Source: an optimization exercise on an open RTL-to-GDS flow (aim: small area). Production flows keep margins and buffers that such runs may drop.
Function was checked by simulation only, so behaviour that the tests miss may differ from the original.

[flow/run.sh]
#!/bin/bash
# synth_recipe.tcl (not shown) runs the flow's synth.tcl, then flattens the netlist and writes it again
# the make line also repeats each setting of config.mk as NAME=value (left out here)
make -C /OpenROAD-flow-scripts/flow DESIGN_CONFIG=/design/flow/config.mk WORK_HOME=/design/flow/orfs CLKGATE_MAP_FILE= SYNTH_SCRIPT=/design/flow/synth_recipe.tcl finish
[flow/config.mk]
export PLATFORM = sky130hd
export DESIGN_NAME = Buzzer
export DESIGN_NICKNAME = Buzzer
export VERILOG_FILES = /design/flow/design.v
export SDC_FILE = /design/flow/constraint.sdc
export NUM_CORES = 4
export LEC_CHECK = 0
export CAP_MARGIN = 20
export CORE_MARGIN = 2
export CORE_UTILIZATION = 40
export SLEW_MARGIN = 20
[flow/constraint.sdc]
create_clock -name core_clock -period 10.0 [get_ports {clk}]
set_input_delay 2.0000 -clock core_clock [delete_from_list [all_inputs] [get_ports {clk}]]
set_output_delay 2.0000 -clock core_clock [all_outputs]
set_load 0.01 [all_outputs]
[flow/design.v]
module APB_BDMAC(input wire clk,rst_n,
             input wire PWRITE,PSEL,
             input wire Bref,Sref,
             input wire PENABLE,
             input wire[31:0] PWRDATA,PADDR,
             output reg[31:0] PRDDATA,
             output reg[31:0] BRstAddr,SRstAddr,
             output reg[1:0] SPri,
             output reg isCyl,BisPlaying,Bstop,SisPlaying);
    reg[31:0] PADDR_Reg;
    reg WriteEnb;
    always @(posedge clk or negedge rst_n) begin
        if(!rst_n)begin
            PADDR_Reg  <= 32'b0;
            WriteEnb   <=     0;
            BRstAddr   <= 32'b0;
            SRstAddr   <= 32'b0;
            SPri       <=  2'b0;
            isCyl      <=     0;
            BisPlaying <=     0;
            Bstop      <=     0;
            SisPlaying <=     0;
        end
        else begin
            PADDR_Reg  <= PADDR;
            WriteEnb   <= PSEL&PWRITE;
            if(WriteEnb&PENABLE)begin
                case(PADDR_Reg[3:0])
                    4'h0:begin
                        BRstAddr <= PWRDATA;
                    end
                    4'h4:begin
                        {isCyl,BisPlaying,Bstop} <= PWRDATA[2:0];
                    end
                    4'h8:begin
                        SRstAddr <= PWRDATA;
                    end
                    4'hc:begin
                        {SPri,SisPlaying} <= PWRDATA[2:0];
                    end
                endcase
            end
            if(Bref)begin
                BisPlaying <= isCyl;
            end
            if(Sref)begin
                SisPlaying <= 1'b0;
            end
        end
    end
    always @(*) begin
        case(PADDR_Reg[3:0])
            4'h0:begin
                PRDDATA <= BRstAddr;
            end
            4'h4:begin
                PRDDATA <= {29'b0,isCyl,BisPlaying,Bstop};
            end
            4'h8:begin
                PRDDATA <= SRstAddr;
            end
            4'hc:begin
                PRDDATA <= {29'b0,SPri,SisPlaying};
            end
            default:begin
                PRDDATA <= 32'b0;
            end
        endcase
    end
endmodule
module BuzzerCtr(input wire clk,rst_n,
                 input wire isPlaying,BeatFinish,BReady,stop,
                 input wire[15:0] Buf,
                 output reg AddrCntRstn,AddrCntEn,
                 output reg BeatCntRstn,BeatCntEn,
                 output reg TunePWMRstn,
                 output wire TunePWMEn,
                 output reg BDMAstart,BDMARstn,BDMAAddrSel,fetch,
                 output reg refr);
    parameter S0       = 3'b000;
    parameter ReadNMov = 3'b001;
    parameter PLAY     = 3'b010;
    parameter STOP     = 3'b011;
    parameter STAY     = 3'b100;
    parameter MOVE     = 3'b101;
    reg[2:0] curr_state,next_state;
    always @(posedge clk or negedge rst_n) begin
        if(!rst_n)begin
            curr_state <= S0;
        end
        else begin
            curr_state <= next_state;
        end
    end
    always @(*) begin
        case(curr_state)
            S0:begin
                if(isPlaying)begin
                    next_state = ReadNMov;
                    AddrCntRstn = 0;
                    AddrCntEn   = 0;
                    BeatCntRstn = 0;
                    BeatCntEn   = 0;
                    TunePWMRstn = 0;
                    BDMAstart   = 1;
                    BDMARstn    = 1;
                    BDMAAddrSel = 0;
                    fetch       = 0;
                    refr         = 0;
                end
                else begin
                    next_state = S0;
                    AddrCntRstn = 0;
                    AddrCntEn   = 0;
                    BeatCntRstn = 0;
                    BeatCntEn   = 0;
                    TunePWMRstn = 0;
                    BDMAstart   = 0;
                    BDMARstn    = 0;
                    BDMAAddrSel = 0;
                    fetch       = 0;
                    refr         = 0;
                end
            end
            ReadNMov:begin
                if(isPlaying)begin
                    if(BReady)begin
                        next_state = PLAY;
                        AddrCntRstn = 1;
                        AddrCntEn   = 0;
                        BeatCntRstn = 0;
                        BeatCntEn   = 0;
                        TunePWMRstn = 0;
                        BDMAstart   = 0;
                        BDMARstn    = 1;
                        BDMAAddrSel = 1;
                        fetch       = 1;
                        refr         = 0;
                    end
                    else begin
                        next_state = ReadNMov;
                        AddrCntRstn = 1;
                        AddrCntEn   = 0;
                        BeatCntRstn = 0;
                        BeatCntEn   = 0;
                        TunePWMRstn = 0;
                        BDMAstart   = 0;
                        BDMARstn    = 1;
                        BDMAAddrSel = 0;
                        fetch       = 0;
                        refr         = 0;
                    end
                end
                else begin
                    next_state = S0;
                    AddrCntRstn = 0;
                    AddrCntEn   = 0;
                    BeatCntRstn = 0;
                    BeatCntEn   = 0;
                    TunePWMRstn = 0;
                    BDMAstart   = 0;
                    BDMARstn    = 0;
                    BDMAAddrSel = 0;
                    fetch       = 0;
                    refr         = 0;
                end
            end
            PLAY:begin
                if(isPlaying)begin
                    if(!stop)begin
                        if(BeatFinish)begin
                            next_state = STAY;
                            AddrCntRstn = 1;
                            AddrCntEn   = 0;
                            BeatCntRstn = 0;
                            BeatCntEn   = 0;
                            TunePWMRstn = 0;
                            BDMAstart   = 0;
                            BDMARstn    = 1;
                            BDMAAddrSel = 1;
                            fetch       = 0;
                            refr         = 0;
                        end
                        else begin
                            next_state = PLAY;
                            AddrCntRstn = 1;
                            AddrCntEn   = 0;
                            BeatCntRstn = 1;
                            BeatCntEn   = 1;
                            TunePWMRstn = 1;
                            BDMAstart   = 0;
                            BDMARstn    = 1;
                            BDMAAddrSel = 1;
                            fetch       = 0;
                            refr         = 0;
                        end
                    end
                    else begin
                        next_state = STOP;
                        AddrCntRstn = 1;
                        AddrCntEn   = 0;
                        BeatCntRstn = 1;
                        BeatCntEn   = 0;
                        TunePWMRstn = 1;
                        BDMAstart   = 0;
                        BDMARstn    = 1;
                        BDMAAddrSel = 1;
                        fetch       = 0;
                        refr         = 0;
                    end
                end
                else begin
                    next_state = S0;
                    AddrCntRstn = 0;
                    AddrCntEn   = 0;
                    BeatCntRstn = 0;
                    BeatCntEn   = 0;
                    TunePWMRstn = 0;
                    BDMAstart   = 0;
                    BDMARstn    = 0;
                    BDMAAddrSel = 0;
                    fetch       = 0;
                    refr         = 0;
                end
            end
            STOP:begin
                if(isPlaying)begin
                    if(stop)begin
                        next_state = STOP;
                        AddrCntRstn = 1;
                        AddrCntEn   = 0;
                        BeatCntRstn = 1;
                        BeatCntEn   = 0;
                        TunePWMRstn = 1;
                        BDMAstart   = 0;
                        BDMARstn    = 1;
                        BDMAAddrSel = 1;
                        fetch       = 0;
                        refr         = 0;
                    end
                    else begin
                        next_state = PLAY;
                        AddrCntRstn = 1;
                        AddrCntEn   = 0;
                        BeatCntRstn = 1;
                        BeatCntEn   = 0;
                        TunePWMRstn = 1;
                        BDMAstart   = 0;
                        BDMARstn    = 1;
                        BDMAAddrSel = 1;
                        fetch       = 0;
                        refr         = 0;
                    end
                end
                else begin
                    next_state = S0;
                    AddrCntRstn = 0;
                    AddrCntEn   = 0;
                    BeatCntRstn = 0;
                    BeatCntEn   = 0;
                    TunePWMRstn = 0;
                    BDMAstart   = 0;
                    BDMARstn    = 0;
                    BDMAAddrSel = 0;
                    fetch       = 0;
                    refr         = 0;
                end
            end
            STAY:begin
                if(isPlaying)begin
                    if(BReady)begin
                        if(|Buf)begin
                            next_state = MOVE;
                            AddrCntRstn = 1;
                            AddrCntEn   = 1;
                            BeatCntRstn = 0;
                            BeatCntEn   = 0;
                            TunePWMRstn = 0;
                            BDMAstart   = 0;
                            BDMARstn    = 1;
                            BDMAAddrSel = 1;
                            fetch       = 0;
                            refr         = 0;
                        end
                        else begin
                            next_state = S0;
                            AddrCntRstn = 0;
                            AddrCntEn   = 0;
                            BeatCntRstn = 0;
                            BeatCntEn   = 0;
                            TunePWMRstn = 0;
                            BDMAstart   = 0;
                            BDMARstn    = 0;
                            BDMAAddrSel = 1;
                            fetch       = 0;
                            refr         = 1;
                        end
                    end
                    else begin
                        next_state = STAY;
                        AddrCntRstn = 1;
                        AddrCntEn   = 0;
                        BeatCntRstn = 0;
                        BeatCntEn   = 0;
                        TunePWMRstn = 0;
                        BDMAstart   = 0;
                        BDMARstn    = 1;
                        BDMAAddrSel = 1;
                        fetch       = 0;
                        refr         = 0;
                    end
                end
                else begin
                    next_state = S0;
                    AddrCntRstn = 0;
                    AddrCntEn   = 0;
                    BeatCntRstn = 0;
                    BeatCntEn   = 0;
                    TunePWMRstn = 0;
                    BDMAstart   = 0;
                    BDMARstn    = 0;
                    BDMAAddrSel = 0;
                    fetch       = 0;
                    refr         = 0;
                end
            end
            MOVE:begin
                if(isPlaying)begin
                    next_state = PLAY;
                    AddrCntRstn = 1;
                    AddrCntEn   = 0;
                    BeatCntRstn = 0;
                    BeatCntEn   = 0;
                    TunePWMRstn = 0;
                    BDMAstart   = 0;
                    BDMARstn    = 1;
                    BDMAAddrSel = 1;
                    fetch       = 1;
                    refr         = 0;
                end
                else begin
                    next_state = S0;
                    AddrCntRstn = 0;
                    AddrCntEn   = 0;
                    BeatCntRstn = 0;
                    BeatCntEn   = 0;
                    TunePWMRstn = 0;
                    BDMAstart   = 0;
                    BDMARstn    = 1;
                    BDMAAddrSel = 0;
                    fetch       = 0;
                    refr         = 0;
                end
            end
            default:begin
                next_state = S0;
                AddrCntRstn = 0;
                AddrCntEn   = 0;
                BeatCntRstn = 0;
                BeatCntEn   = 0;
                TunePWMRstn = 0;
                BDMAstart   = 0;
                BDMARstn    = 0;
                BDMAAddrSel = 0;
                fetch       = 0;
                refr         = 0;
            end
        endcase
    end
    assign TunePWMEn = BeatCntEn;
endmodule
module BDMA(input wire clk,rst_n,start,fetch,
            input wire[31:0] Addr,
            input wire HREADY,
            input wire[31:0] HRDATA,
            output wire BReady,
            output reg[1:0] HTRANS,
            output reg[15:0] Buf,
            output reg[31:0] HADDR);
    parameter S0        = 2'b00;
    parameter AddrPhase = 2'b01;
    parameter DataPhase = 2'b10;
    parameter ready     = 2'b11;
    reg[1:0] curr_state,next_state;
    always @(posedge clk) begin
        if(!rst_n)begin
            curr_state <= S0;
            Buf <= 16'b0;
            HADDR <= 32'b0;
        end
        else begin
            curr_state <= next_state;
            HADDR <= Addr;
            if((next_state == ready)&(curr_state == DataPhase))begin
                case(HADDR[1])
                    1'b0: Buf <= HRDATA[15:0];
                    1'b1: Buf <= HRDATA[31:16];
                    default: Buf <= HRDATA[15:0];
                endcase
            end
        end
    end
    always @(*) begin
        case(curr_state)
            S0:begin
                if(start)begin
                    next_state = AddrPhase;
                    HTRANS = 2'b00;
                end
                else begin
                    next_state = S0;
                    HTRANS = 2'b00;
                end
            end
            AddrPhase:begin
                if(HREADY)begin
                    next_state = DataPhase;
                    HTRANS = 2'b10;
                end
                else begin
                    next_state = AddrPhase;
                    HTRANS = 2'b10;
                end
            end
            DataPhase:begin
                if(HREADY)begin
                    next_state = ready;
                    HTRANS = 2'b00;
                end
                else begin
                    next_state = DataPhase;
                    HTRANS = 2'b00;
                end
            end
            ready:begin
                if(fetch)begin
                    next_state = AddrPhase;
                    HTRANS = 2'b00;
                end
                else begin
                    next_state = ready;
                    HTRANS = 2'b00;
                end
            end
            default:begin
                next_state = S0;
                HTRANS = 2'b00;
            end
        endcase
    end
    assign BReady = (curr_state == ready);
endmodule
module AddrCnt(input wire clk,rst_n,en,
               input wire[31:0] rstAddr,
               output reg[31:0] Addr,
               output wire[31:0] NextAddr);
    always @(posedge clk) begin
        if(!rst_n)begin
            Addr <= rstAddr;
        end
        else if(en)begin
            Addr <= NextAddr;
        end
    end
    assign NextAddr = Addr+2'b10;
endmodule
module BeatCnt(input wire clk,rst_n,en,
               input wire[27:0] BeatCntParameter,
               output wire BeatFinish);
    reg[27:0] cnt;
    always @(posedge clk) begin
        if(!rst_n)begin
            cnt <= 28'b0;
        end
        else if(en)begin
            cnt <= cnt+1'b1;
        end
    end
    assign BeatFinish = (cnt == BeatCntParameter);
endmodule
module BeatDecoder #(parameter isSim = 0) (input wire[3:0] beat,
                   input wire bpm,
                   output reg[27:0] BeatCntParameter);
    localparam BeatCntParameter_00 = isSim? 28'd100_000_0 : 28'd100_000_000;  
    localparam BeatCntParameter_02 = isSim?  28'd50_000_0 :  28'd50_000_000;  
    localparam BeatCntParameter_04 = isSim?  28'd25_000_0 :  28'd25_000_000;  
    localparam BeatCntParameter_08 = isSim?  28'd12_500_0 :  28'd12_500_000;  
    localparam BeatCntParameter_16 = isSim?   28'd6_250_0 :   28'd6_250_000;  
    localparam BeatCntParameter_32 = isSim?   28'd3_125_0 :   28'd3_125_000;  
    localparam BeatCntParameter_64 = isSim?   28'd1_562_5 :   28'd1_562_500;  
    always @(beat,bpm) begin
        case(beat)
            4'h0: BeatCntParameter = bpm? BeatCntParameter_00*2 : BeatCntParameter_00;
            4'h1: BeatCntParameter = bpm? BeatCntParameter_02*2 : BeatCntParameter_02;
            4'h2: BeatCntParameter = bpm? BeatCntParameter_04*2 : BeatCntParameter_04;
            4'h3: BeatCntParameter = bpm? BeatCntParameter_08*2 : BeatCntParameter_08;
            4'h4: BeatCntParameter = bpm? BeatCntParameter_16*2 : BeatCntParameter_16;
            4'h5: BeatCntParameter = bpm? BeatCntParameter_32*2 : BeatCntParameter_32;
            4'h6: BeatCntParameter = bpm? BeatCntParameter_64*2 : BeatCntParameter_64;
            default: BeatCntParameter = 28'b0;
        endcase
    end
endmodule
module TuneDecoder(input wire[7:0] tune,
                   output reg[19:0] TunePWMParameter);
    localparam TunePWMParameter_do = 20'h2EA9B; 
    localparam TunePWMParameter_ri = 20'h29902; 
    localparam TunePWMParameter_mi = 20'h25093; 
    localparam TunePWMParameter_fa = 20'h22F50; 
    localparam TunePWMParameter_so = 20'h1F23F; 
    localparam TunePWMParameter_la = 20'h1BBE4; 
    localparam TunePWMParameter_xi = 20'h18B73; 
    localparam TunePWMParameter_Do = 20'h1753B; 
    localparam TunePWMParameter_Ri = 20'h14C8F; 
    localparam TunePWMParameter_Mi = 20'h1283E; 
    localparam TunePWMParameter_Fa = 20'h11B44; 
    localparam TunePWMParameter_So = 20'hF920;  
    localparam TunePWMParameter_La = 20'hDDF2;  
    localparam TunePWMParameter_Xi = 20'hC5BA;  
    localparam TunePWMParameter_DO = 20'hBAA2;  
    localparam TunePWMParameter_RI = 20'hA644;  
    localparam TunePWMParameter_MI = 20'h9422;  
    localparam TunePWMParameter_FA = 20'h8BD2;  
    localparam TunePWMParameter_SO = 20'h7C90;  
    localparam TunePWMParameter_LA = 20'h6EF9;  
    localparam TunePWMParameter_XI = 20'h62DE;  
    localparam TunePWMParameter_ST = 20'h0;  
    always @(tune) begin
        case (tune)
            8'h11: TunePWMParameter = TunePWMParameter_do;
            8'h12: TunePWMParameter = TunePWMParameter_ri;
            8'h13: TunePWMParameter = TunePWMParameter_mi;
            8'h14: TunePWMParameter = TunePWMParameter_fa;
            8'h15: TunePWMParameter = TunePWMParameter_so;
            8'h16: TunePWMParameter = TunePWMParameter_la;
            8'h17: TunePWMParameter = TunePWMParameter_xi;
            8'h21: TunePWMParameter = TunePWMParameter_Do;
            8'h22: TunePWMParameter = TunePWMParameter_Ri;
            8'h23: TunePWMParameter = TunePWMParameter_Mi;
            8'h24: TunePWMParameter = TunePWMParameter_Fa;
            8'h25: TunePWMParameter = TunePWMParameter_So;
            8'h26: TunePWMParameter = TunePWMParameter_La;
            8'h27: TunePWMParameter = TunePWMParameter_Xi;       
            8'h31: TunePWMParameter = TunePWMParameter_DO;
            8'h32: TunePWMParameter = TunePWMParameter_RI;
            8'h33: TunePWMParameter = TunePWMParameter_MI;
            8'h34: TunePWMParameter = TunePWMParameter_FA;
            8'h35: TunePWMParameter = TunePWMParameter_SO;
            8'h36: TunePWMParameter = TunePWMParameter_LA;
            8'h37: TunePWMParameter = TunePWMParameter_XI;
            8'h40: TunePWMParameter = TunePWMParameter_ST;
            default:TunePWMParameter = 20'd0; 
        endcase 
    end
endmodule
module TunePWM(input wire clk,rst_n,en,
               input wire[19:0] PWMParameter,
               input wire[1:0] loudness,
               output reg PWM);
    reg[19:0] cnt,PWMDuty;
    always @(posedge clk or negedge rst_n) begin
        if(!rst_n)begin
            cnt <= 20'd0;
            PWM <= 1'b1;
        end
        else begin
            if (en) begin
                if (cnt == PWMParameter) begin
                    cnt <= 20'd0;
                    PWM <= 1'b1;
                end else begin
                    if (cnt == PWMDuty) begin
                        PWM <= ~PWM;
                    end else begin
                        PWM <= PWM;
                    end
                    cnt <= cnt + 1'b1;
                end           
            end else begin
                cnt <= cnt;
                PWM <= PWM;
            end
        end
    end
    always @(loudness,PWMParameter) begin
        case(loudness)
            2'b00: PWMDuty = PWMParameter >> 3;
            2'b01: PWMDuty = PWMParameter >> 2;
            2'b10: PWMDuty = PWMParameter >> 2 + PWMParameter >> 3;
            2'b11: PWMDuty = PWMParameter >> 1;
            default: PWMDuty = PWMParameter >> 1;
        endcase
    end
endmodule
module Buzzer #(parameter isSim = 1,parameter isAHB = 0) (input wire clk,rst_n,
              output wire[31:0] BDMAC_RDATA,
              output wire       BDMAC_READYOUT,
              output wire[1:0]  BDMAC_RESP,
              input wire        BDMAC_SEL,
			  input wire        BDMAC_READY,
              input wire[31:0]  BDMAC_ADDR,
              input wire[1:0]   BDMAC_TRANS,
              input wire        BDMAC_WRITE,
              input wire[31:0]  BDMAC_WDATA,
              output wire[31:0] SBDMA_HADDR,
              output wire[1:0]  SBDMA_HTRANS,
              output wire       SBDMA_HWRITE,
              input wire[31:0]  SBDMA_HRDATA,
              input wire        SBDMA_HREADY,
              output wire[31:0] BBDMA_HADDR,
              output wire[1:0]  BBDMA_HTRANS,
              output wire       BBDMA_HWRITE,
              input wire[31:0]  BBDMA_HRDATA,
              input wire        BBDMA_HREADY,
              output wire PWM);
	wire[31:0] BRstAddr,SRstAddr;
	wire[1:0] SPri;
	wire isCyl,BisPlaying,Bstop,SisPlaying;
	wire ref_BGM,ref_Sound;
	APB_BDMAC APB_BDMAC(
		.clk              (clk),
		.rst_n            (rst_n),
		.PWRITE           (BDMAC_WRITE),
		.PSEL             (BDMAC_SEL),
		.Bref             (ref_BGM),
		.Sref             (ref_Sound),
		.PENABLE          (BDMAC_TRANS[0]),
		.PWRDATA          (BDMAC_WDATA),
		.PADDR            (BDMAC_ADDR),
		.PRDDATA          (BDMAC_RDATA),
		.BRstAddr         (BRstAddr),
		.SRstAddr         (SRstAddr),
		.SPri             (SPri),
		.isCyl            (isCyl),
		.BisPlaying       (BisPlaying),
		.Bstop            (Bstop),
		.SisPlaying       (SisPlaying)
	);
	assign BDMAC_READYOUT = 1'b1;
	assign BDMAC_RESP     = 2'b00;
	assign SBDMA_HWRITE   = 1'b0;
	assign BBDMA_HWRITE   = 1'b0;
	wire BeatFinish_BGM,BReady_BGM;
	wire AddrCntRstn_BGM,AddrCntEn_BGM;
	wire BeatCntRstn_BGM,BeatCntEn_BGM;
	wire TunePWMRstn_BGM,TunePWMEn_BGM;
	wire BDMAstart_BGM,BDMARstn_BGM,BDMAAddrSel_BGM,fetch_BGM;
	wire PWM_BGM;
	wire[15:0] Buf_BGM;
	wire[31:0] BDMAAddr_BGM,Addr_BGM,NextAddr_BGM;
	wire[27:0] BeatCntParameter_BGM;
	wire[19:0] TunePWMParameter_BGM;
	reg[15:0] SoundReg_BGM;
    BuzzerCtr BuzzerCtr_BGM(
		.clk              (clk),
		.rst_n            (rst_n),
		.isPlaying        (BisPlaying),
		.BeatFinish       (BeatFinish_BGM),
		.BReady           (BReady_BGM),
		.stop             (Bstop),
		.Buf              (Buf_BGM),
		.AddrCntRstn      (AddrCntRstn_BGM),
		.AddrCntEn        (AddrCntEn_BGM),
		.BeatCntRstn      (BeatCntRstn_BGM),
		.BeatCntEn        (BeatCntEn_BGM),
		.TunePWMRstn      (TunePWMRstn_BGM),
		.TunePWMEn        (TunePWMEn_BGM),
		.BDMAstart        (BDMAstart_BGM),
		.BDMARstn         (BDMARstn_BGM),
		.BDMAAddrSel      (BDMAAddrSel_BGM),
		.fetch            (fetch_BGM),
		.refr             (ref_BGM)
    );
    BDMA BDMA_BGM(
		.clk              (clk),
		.rst_n            (BDMARstn_BGM&rst_n),
		.start            (BDMAstart_BGM),
		.fetch            (fetch_BGM),
		.Addr             (BDMAAddr_BGM),
		.HREADY           (BBDMA_HREADY),
		.HRDATA           (BBDMA_HRDATA),
		.BReady           (BReady_BGM),
		.HTRANS           (BBDMA_HTRANS),
		.Buf              (Buf_BGM),
		.HADDR            (BBDMA_HADDR)
    );
    AddrCnt AddrCnt_BGM(
		.clk              (clk),
		.rst_n            (AddrCntRstn_BGM&rst_n),
		.en               (AddrCntEn_BGM),
		.rstAddr          (BRstAddr),
		.Addr             (Addr_BGM),
		.NextAddr         (NextAddr_BGM)
    );
    BeatCnt BeatCnt_BGM(
		.clk              (clk),
		.rst_n            (BeatCntRstn_BGM&rst_n),
		.en               (BeatCntEn_BGM),
		.BeatCntParameter (BeatCntParameter_BGM),
		.BeatFinish       (BeatFinish_BGM)
    );
    BeatDecoder #(isSim) BeatDecoder_BGM(
		.beat             (SoundReg_BGM[11:8]),
		.bpm              (1'b1),
		.BeatCntParameter (BeatCntParameter_BGM)
    );
    TuneDecoder TuneDecoder_BGM(
		.tune             (SoundReg_BGM[7:0]),
		.TunePWMParameter (TunePWMParameter_BGM)
    );
    TunePWM TunePWM_BGM(
        .clk              (clk),
		.rst_n            (TunePWMRstn_BGM&rst_n),
		.en               (TunePWMEn_BGM),
		.PWMParameter     (TunePWMParameter_BGM),
		.loudness         (2'b11),
		.PWM              (PWM_BGM)
    );
	always @(posedge clk or negedge rst_n)begin
		if(!rst_n)begin
			SoundReg_BGM <= 16'b0;
		end
		else if(fetch_BGM)begin
			SoundReg_BGM <= Buf_BGM;
		end
	end
	assign BDMAAddr_BGM = BDMAAddrSel_BGM?NextAddr_BGM:Addr_BGM;
	wire BeatFinish_Sound,BReady_Sound;
	wire AddrCntRstn_Sound,AddrCntEn_Sound;
	wire BeatCntRstn_Sound,BeatCntEn_Sound;
	wire TunePWMRstn_Sound,TunePWMEn_Sound;
	wire BDMAstart_Sound,BDMARstn_Sound,BDMAAddrSel_Sound,fetch_Sound;
	wire PWM_Sound;
	wire[15:0] Buf_Sound;
	wire[31:0] BDMAAddr_Sound,Addr_Sound,NextAddr_Sound;
	wire[27:0] BeatCntParameter_Sound;
	wire[19:0] TunePWMParameter_Sound;
	reg[15:0] SoundReg_Sound;
    BuzzerCtr BuzzerCtr_Sound(
		.clk              (clk),
		.rst_n            (rst_n),
		.isPlaying        (SisPlaying),
		.BeatFinish       (BeatFinish_Sound),
		.BReady           (BReady_Sound),
		.stop             (1'b0),
		.Buf              (Buf_Sound),
		.AddrCntRstn      (AddrCntRstn_Sound),
		.AddrCntEn        (AddrCntEn_Sound),
		.BeatCntRstn      (BeatCntRstn_Sound),
		.BeatCntEn        (BeatCntEn_Sound),
		.TunePWMRstn      (TunePWMRstn_Sound),
		.TunePWMEn        (TunePWMEn_Sound),
		.BDMAstart        (BDMAstart_Sound),
		.BDMARstn         (BDMARstn_Sound),
		.BDMAAddrSel      (BDMAAddrSel_Sound),
		.fetch            (fetch_Sound),
		.refr             (ref_Sound)
    );
    BDMA BDMA_Sound(
		.clk              (clk),
		.rst_n            (BDMARstn_Sound&rst_n),
		.start            (BDMAstart_Sound),
		.fetch            (fetch_Sound),
		.Addr             (BDMAAddr_Sound),
		.HREADY           (SBDMA_HREADY),
		.HRDATA           (SBDMA_HRDATA),
		.BReady           (BReady_Sound),
		.HTRANS           (SBDMA_HTRANS),
		.Buf              (Buf_Sound),
		.HADDR            (SBDMA_HADDR)
    );
    AddrCnt AddrCnt_Sound(
		.clk              (clk),
		.rst_n            (AddrCntRstn_Sound&rst_n),
		.en               (AddrCntEn_Sound),
		.rstAddr          (SRstAddr),
		.Addr             (Addr_Sound),
		.NextAddr         (NextAddr_Sound)
    );
    BeatCnt BeatCnt_Sound(
		.clk              (clk),
		.rst_n            (BeatCntRstn_Sound&rst_n),
		.en               (BeatCntEn_Sound),
		.BeatCntParameter (BeatCntParameter_Sound),
		.BeatFinish       (BeatFinish_Sound)
    );
    BeatDecoder #(isSim) BeatDecoder_Sound(
		.beat             (SoundReg_Sound[11:8]),
		.bpm              (1'b0),
		.BeatCntParameter (BeatCntParameter_Sound)
    );
    TuneDecoder TuneDecoder_Sound(
		.tune             (SoundReg_Sound[7:0]),
		.TunePWMParameter (TunePWMParameter_Sound)
    );
    TunePWM TunePWM_Sound(
        .clk              (clk),
		.rst_n            (TunePWMRstn_Sound&rst_n),
		.en               (TunePWMEn_Sound),
		.PWMParameter     (TunePWMParameter_Sound),
		.loudness         (2'b11),
		.PWM              (PWM_Sound)
    );
	always @(posedge clk or negedge rst_n)begin
		if(!rst_n)begin
			SoundReg_Sound <= 16'b0;
		end
		else if(fetch_Sound)begin
			SoundReg_Sound <= Buf_Sound;
		end
	end
	assign BDMAAddr_Sound = BDMAAddrSel_Sound?NextAddr_Sound:Addr_Sound;
	assign PWM = SisPlaying?PWM_Sound:PWM_BGM;
endmodule
==> results.sh <==
export IMPL_nWellTaps=680
export IMPL_outcome="timing/DRC/antenna clean"
export IMPL_hold_class="register to register"
export IMPL_async_flop_share_pct=40.1
export IMPL_cts_root_buf="clkbuf_16"
export IMPL_worst_setup_path_type="register to output port"
export IMPL_setup_tns_ns=0
export IMPL_routabilityCongestion=0.864
export IMPL_grt_max_degree=64
export IMPL_path_depth=5
export IMPL_synth_xor_area_share_pct=10.9
export IMPL_ys_flop_type="dfxtp_1"
export IMPL_finalPower_w=0.00373
export IMPL_synth_area_mm2=0.0209
export IMPL_numCtsBuffers=42
export IMPL_dp_slack_ns=5.10
export IMPL_timing_rr_start="SoundReg_BGM[10]$_DFFE_PN0P_"
export IMPL_whs_ns=0.481
export IMPL_dr_wl_met3_um=3250
export IMPL_port_buffers=205
export IMPL_wl_met2_um=26700
export IMPL_layout_commonest_cell="nor2_1"
export IMPL_hold_depth=2
export IMPL_fin_crit_sh_pct=48.9
export IMPL_buf_share_pct=8.73
export IMPL_multi_input_area_share_pct=46.1
export IMPL_crit_slowest_cell="nor2_4"
export IMPL_grt_pass1_wl_um=89400
export IMPL_vdd_drop_max_mv=0.114
export IMPL_drc=0
export IMPL_grt_pass1_vias=16547
export IMPL_h_tree_depth=2
export IMPL_r2r_cells=8
export IMPL_holdPathEnd="SoundReg_Sound[10]$_DFFE_PN0P_"
export IMPL_worstSkewPairLatency_ns=0.57
export IMPL_worstPathRequired_ns=8.00
export IMPL_wl_per_cell_um=18.2
export IMPL_synth_compound_area_share_pct=12.4
export IMPL_synthSimpleGateAreaFrac_pct=22.9
export IMPL_drt_initial_drc_count=1091
export IMPL_critPathLaunch="APB_BDMAC.PADDR_Reg[1]$_DFF_PN0_"
export IMPL_crit_end="BDMAC_RDATA[10]"
export IMPL_critPathTopFamily="simple AND/OR/NAND/NOR gates"
export IMPL_initial_core_util_pct=40.6
-- synthesized netlist by cell type (all sizes together), types with 42 or more instances --
library cell,count,share of area (%)
a21oi,92,2.3
and3,48,1.4
buf,74,2.0
clkbuf,97,1.7
dfrtp,145,17
dfxtp,156,15
edfxtp,64,9.2
mux2,91,4.9
mux2i,42,2.0
nand2,187,3.4
nand3,72,1.7
nand4,46,1.4
nor2,267,4.8
o21ai,100,2.4
xnor2,121,5.1
xor2,139,5.8
-- sequential cells by signal (all words and copies together), names as in the netlist, 2 cells and up --
name	flops
APB_BDMAC.BRstAddr	32
APB_BDMAC.PADDR_Reg	4
APB_BDMAC.SPri	2
APB_BDMAC.SRstAddr	32
AddrCnt_BGM.Addr	32
AddrCnt_Sound.Addr	32
BDMA_BGM.Buf	16
BDMA_BGM.HADDR	32
BDMA_BGM.curr_state	2
BDMA_Sound.Buf	16
BDMA_Sound.HADDR	32
BDMA_Sound.curr_state	2
BeatCnt_BGM.cnt	28
BeatCnt_Sound.cnt	28
BuzzerCtr_BGM.curr_state	3
BuzzerCtr_Sound.curr_state	3
SoundReg_BGM	12
SoundReg_Sound	12
TunePWM_BGM.cnt	20
TunePWM_Sound.cnt	20
Fig. 1: logic cells by family
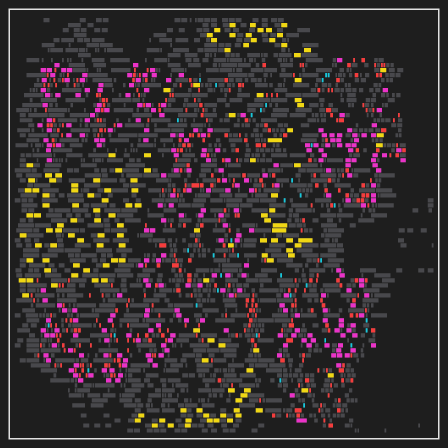
Cyan stands for inverters, cells 35, most used inv_1. Magenta stands for XOR/XNOR gates, cells 260, most used xor2_1, where widely spread. Yellow stands for multiplexers, cells 137, most used mux2_2. Red stands for NAND gates, cells 342, most used nand2_1, where widely spread.

Fig. 2: ports around the boundary
Pins as bars across the die edge, other pins in gray.
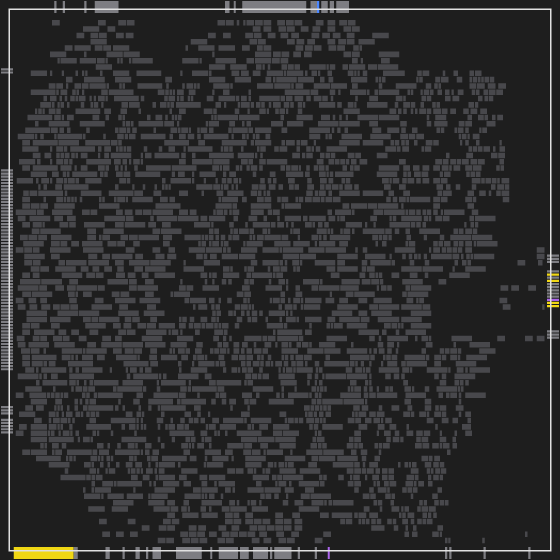
Purple stands for BBDMA_HTRANS, pins 2, direction output, edge 1 east, 1 south. Blue stands for SBDMA_HREADY, pins 1, direction input, edge north. Yellow stands for BDMAC_ADDR, pins 32, direction input, edge 28 south, 4 east.
All pins by edge: 89 south, 74 west, 62 north, 18 east.

Fig. 3: clock distribution
Bar = 50 um.
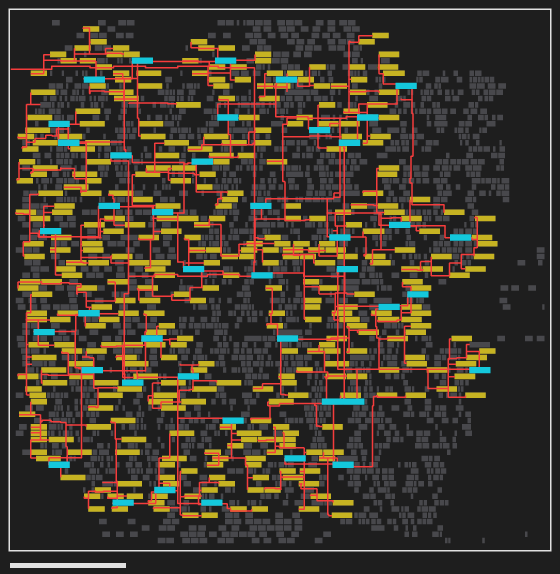
Yellow stands for flip-flops, count 367. Cyan stands for clock drivers, count 42. Red stands for clock wires, length 5050 um.
There are 43 routed clock nets. Position of the flops: widely spread.

Fig. 4: cell outlines without signal wires
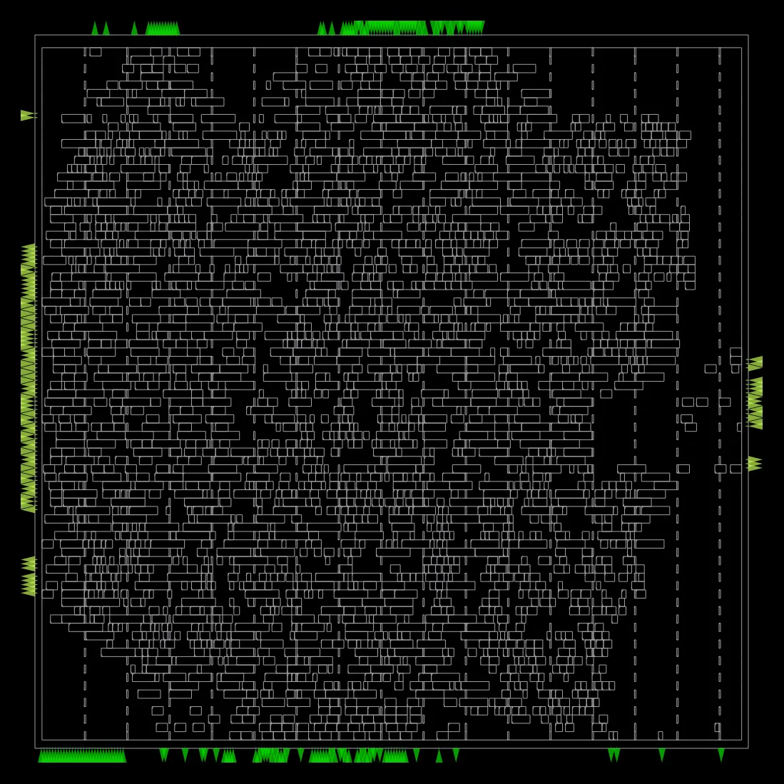
sequential cell area share: 35.5%
Final Util: 47.7%
Seq Cell Count: 367

Fig. 5: final layout
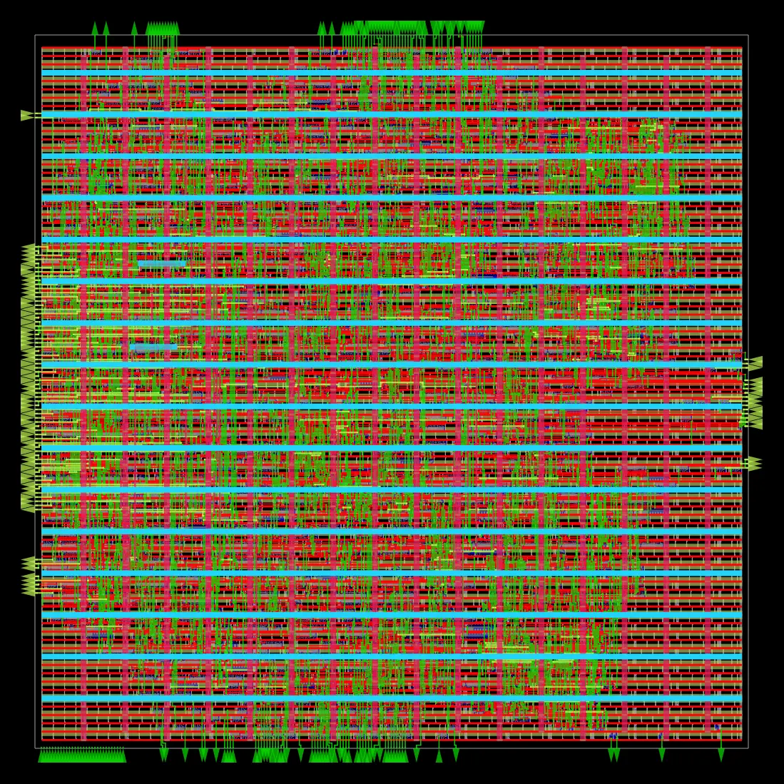
Ports: 243
Chip Height: 233 um
Final Instance Area: 0.0246 mm2
Routed Wire Length: 56200 um
Die ar.: 0.0541 mm2

## port drivers added, routing unchanged
The results above use ideal ports. As a check the final layout listed here was re-extracted and re-timed, cells and wires unchanged.
Step 1 sets driving cells, clkbuf_16 on the clock port and buf_2 on the other inputs (assumed; they add their load-dependent delay and slew).
Step 2 moves the port delays by t, midway between the first and last clock arrival at a register: inputs arrive t later, outputs are due t later. That takes back most of the time a late clock gives input paths.
Three values: ideal, step 1, step 2; two values: the first two.
shift t [ns]: 0.610
setup slack, ns: 5.109 / 5.054 / 5.249
worst hold slack (ns): 0.481 / 0.481 / 0.481
After both steps this run still meets setup and hold. For this run, drivers alone change the setup slack by -0.055 ns; drivers and shift together by +0.140 ns. The worst setup slack also covers recovery checks on asynchronous resets.
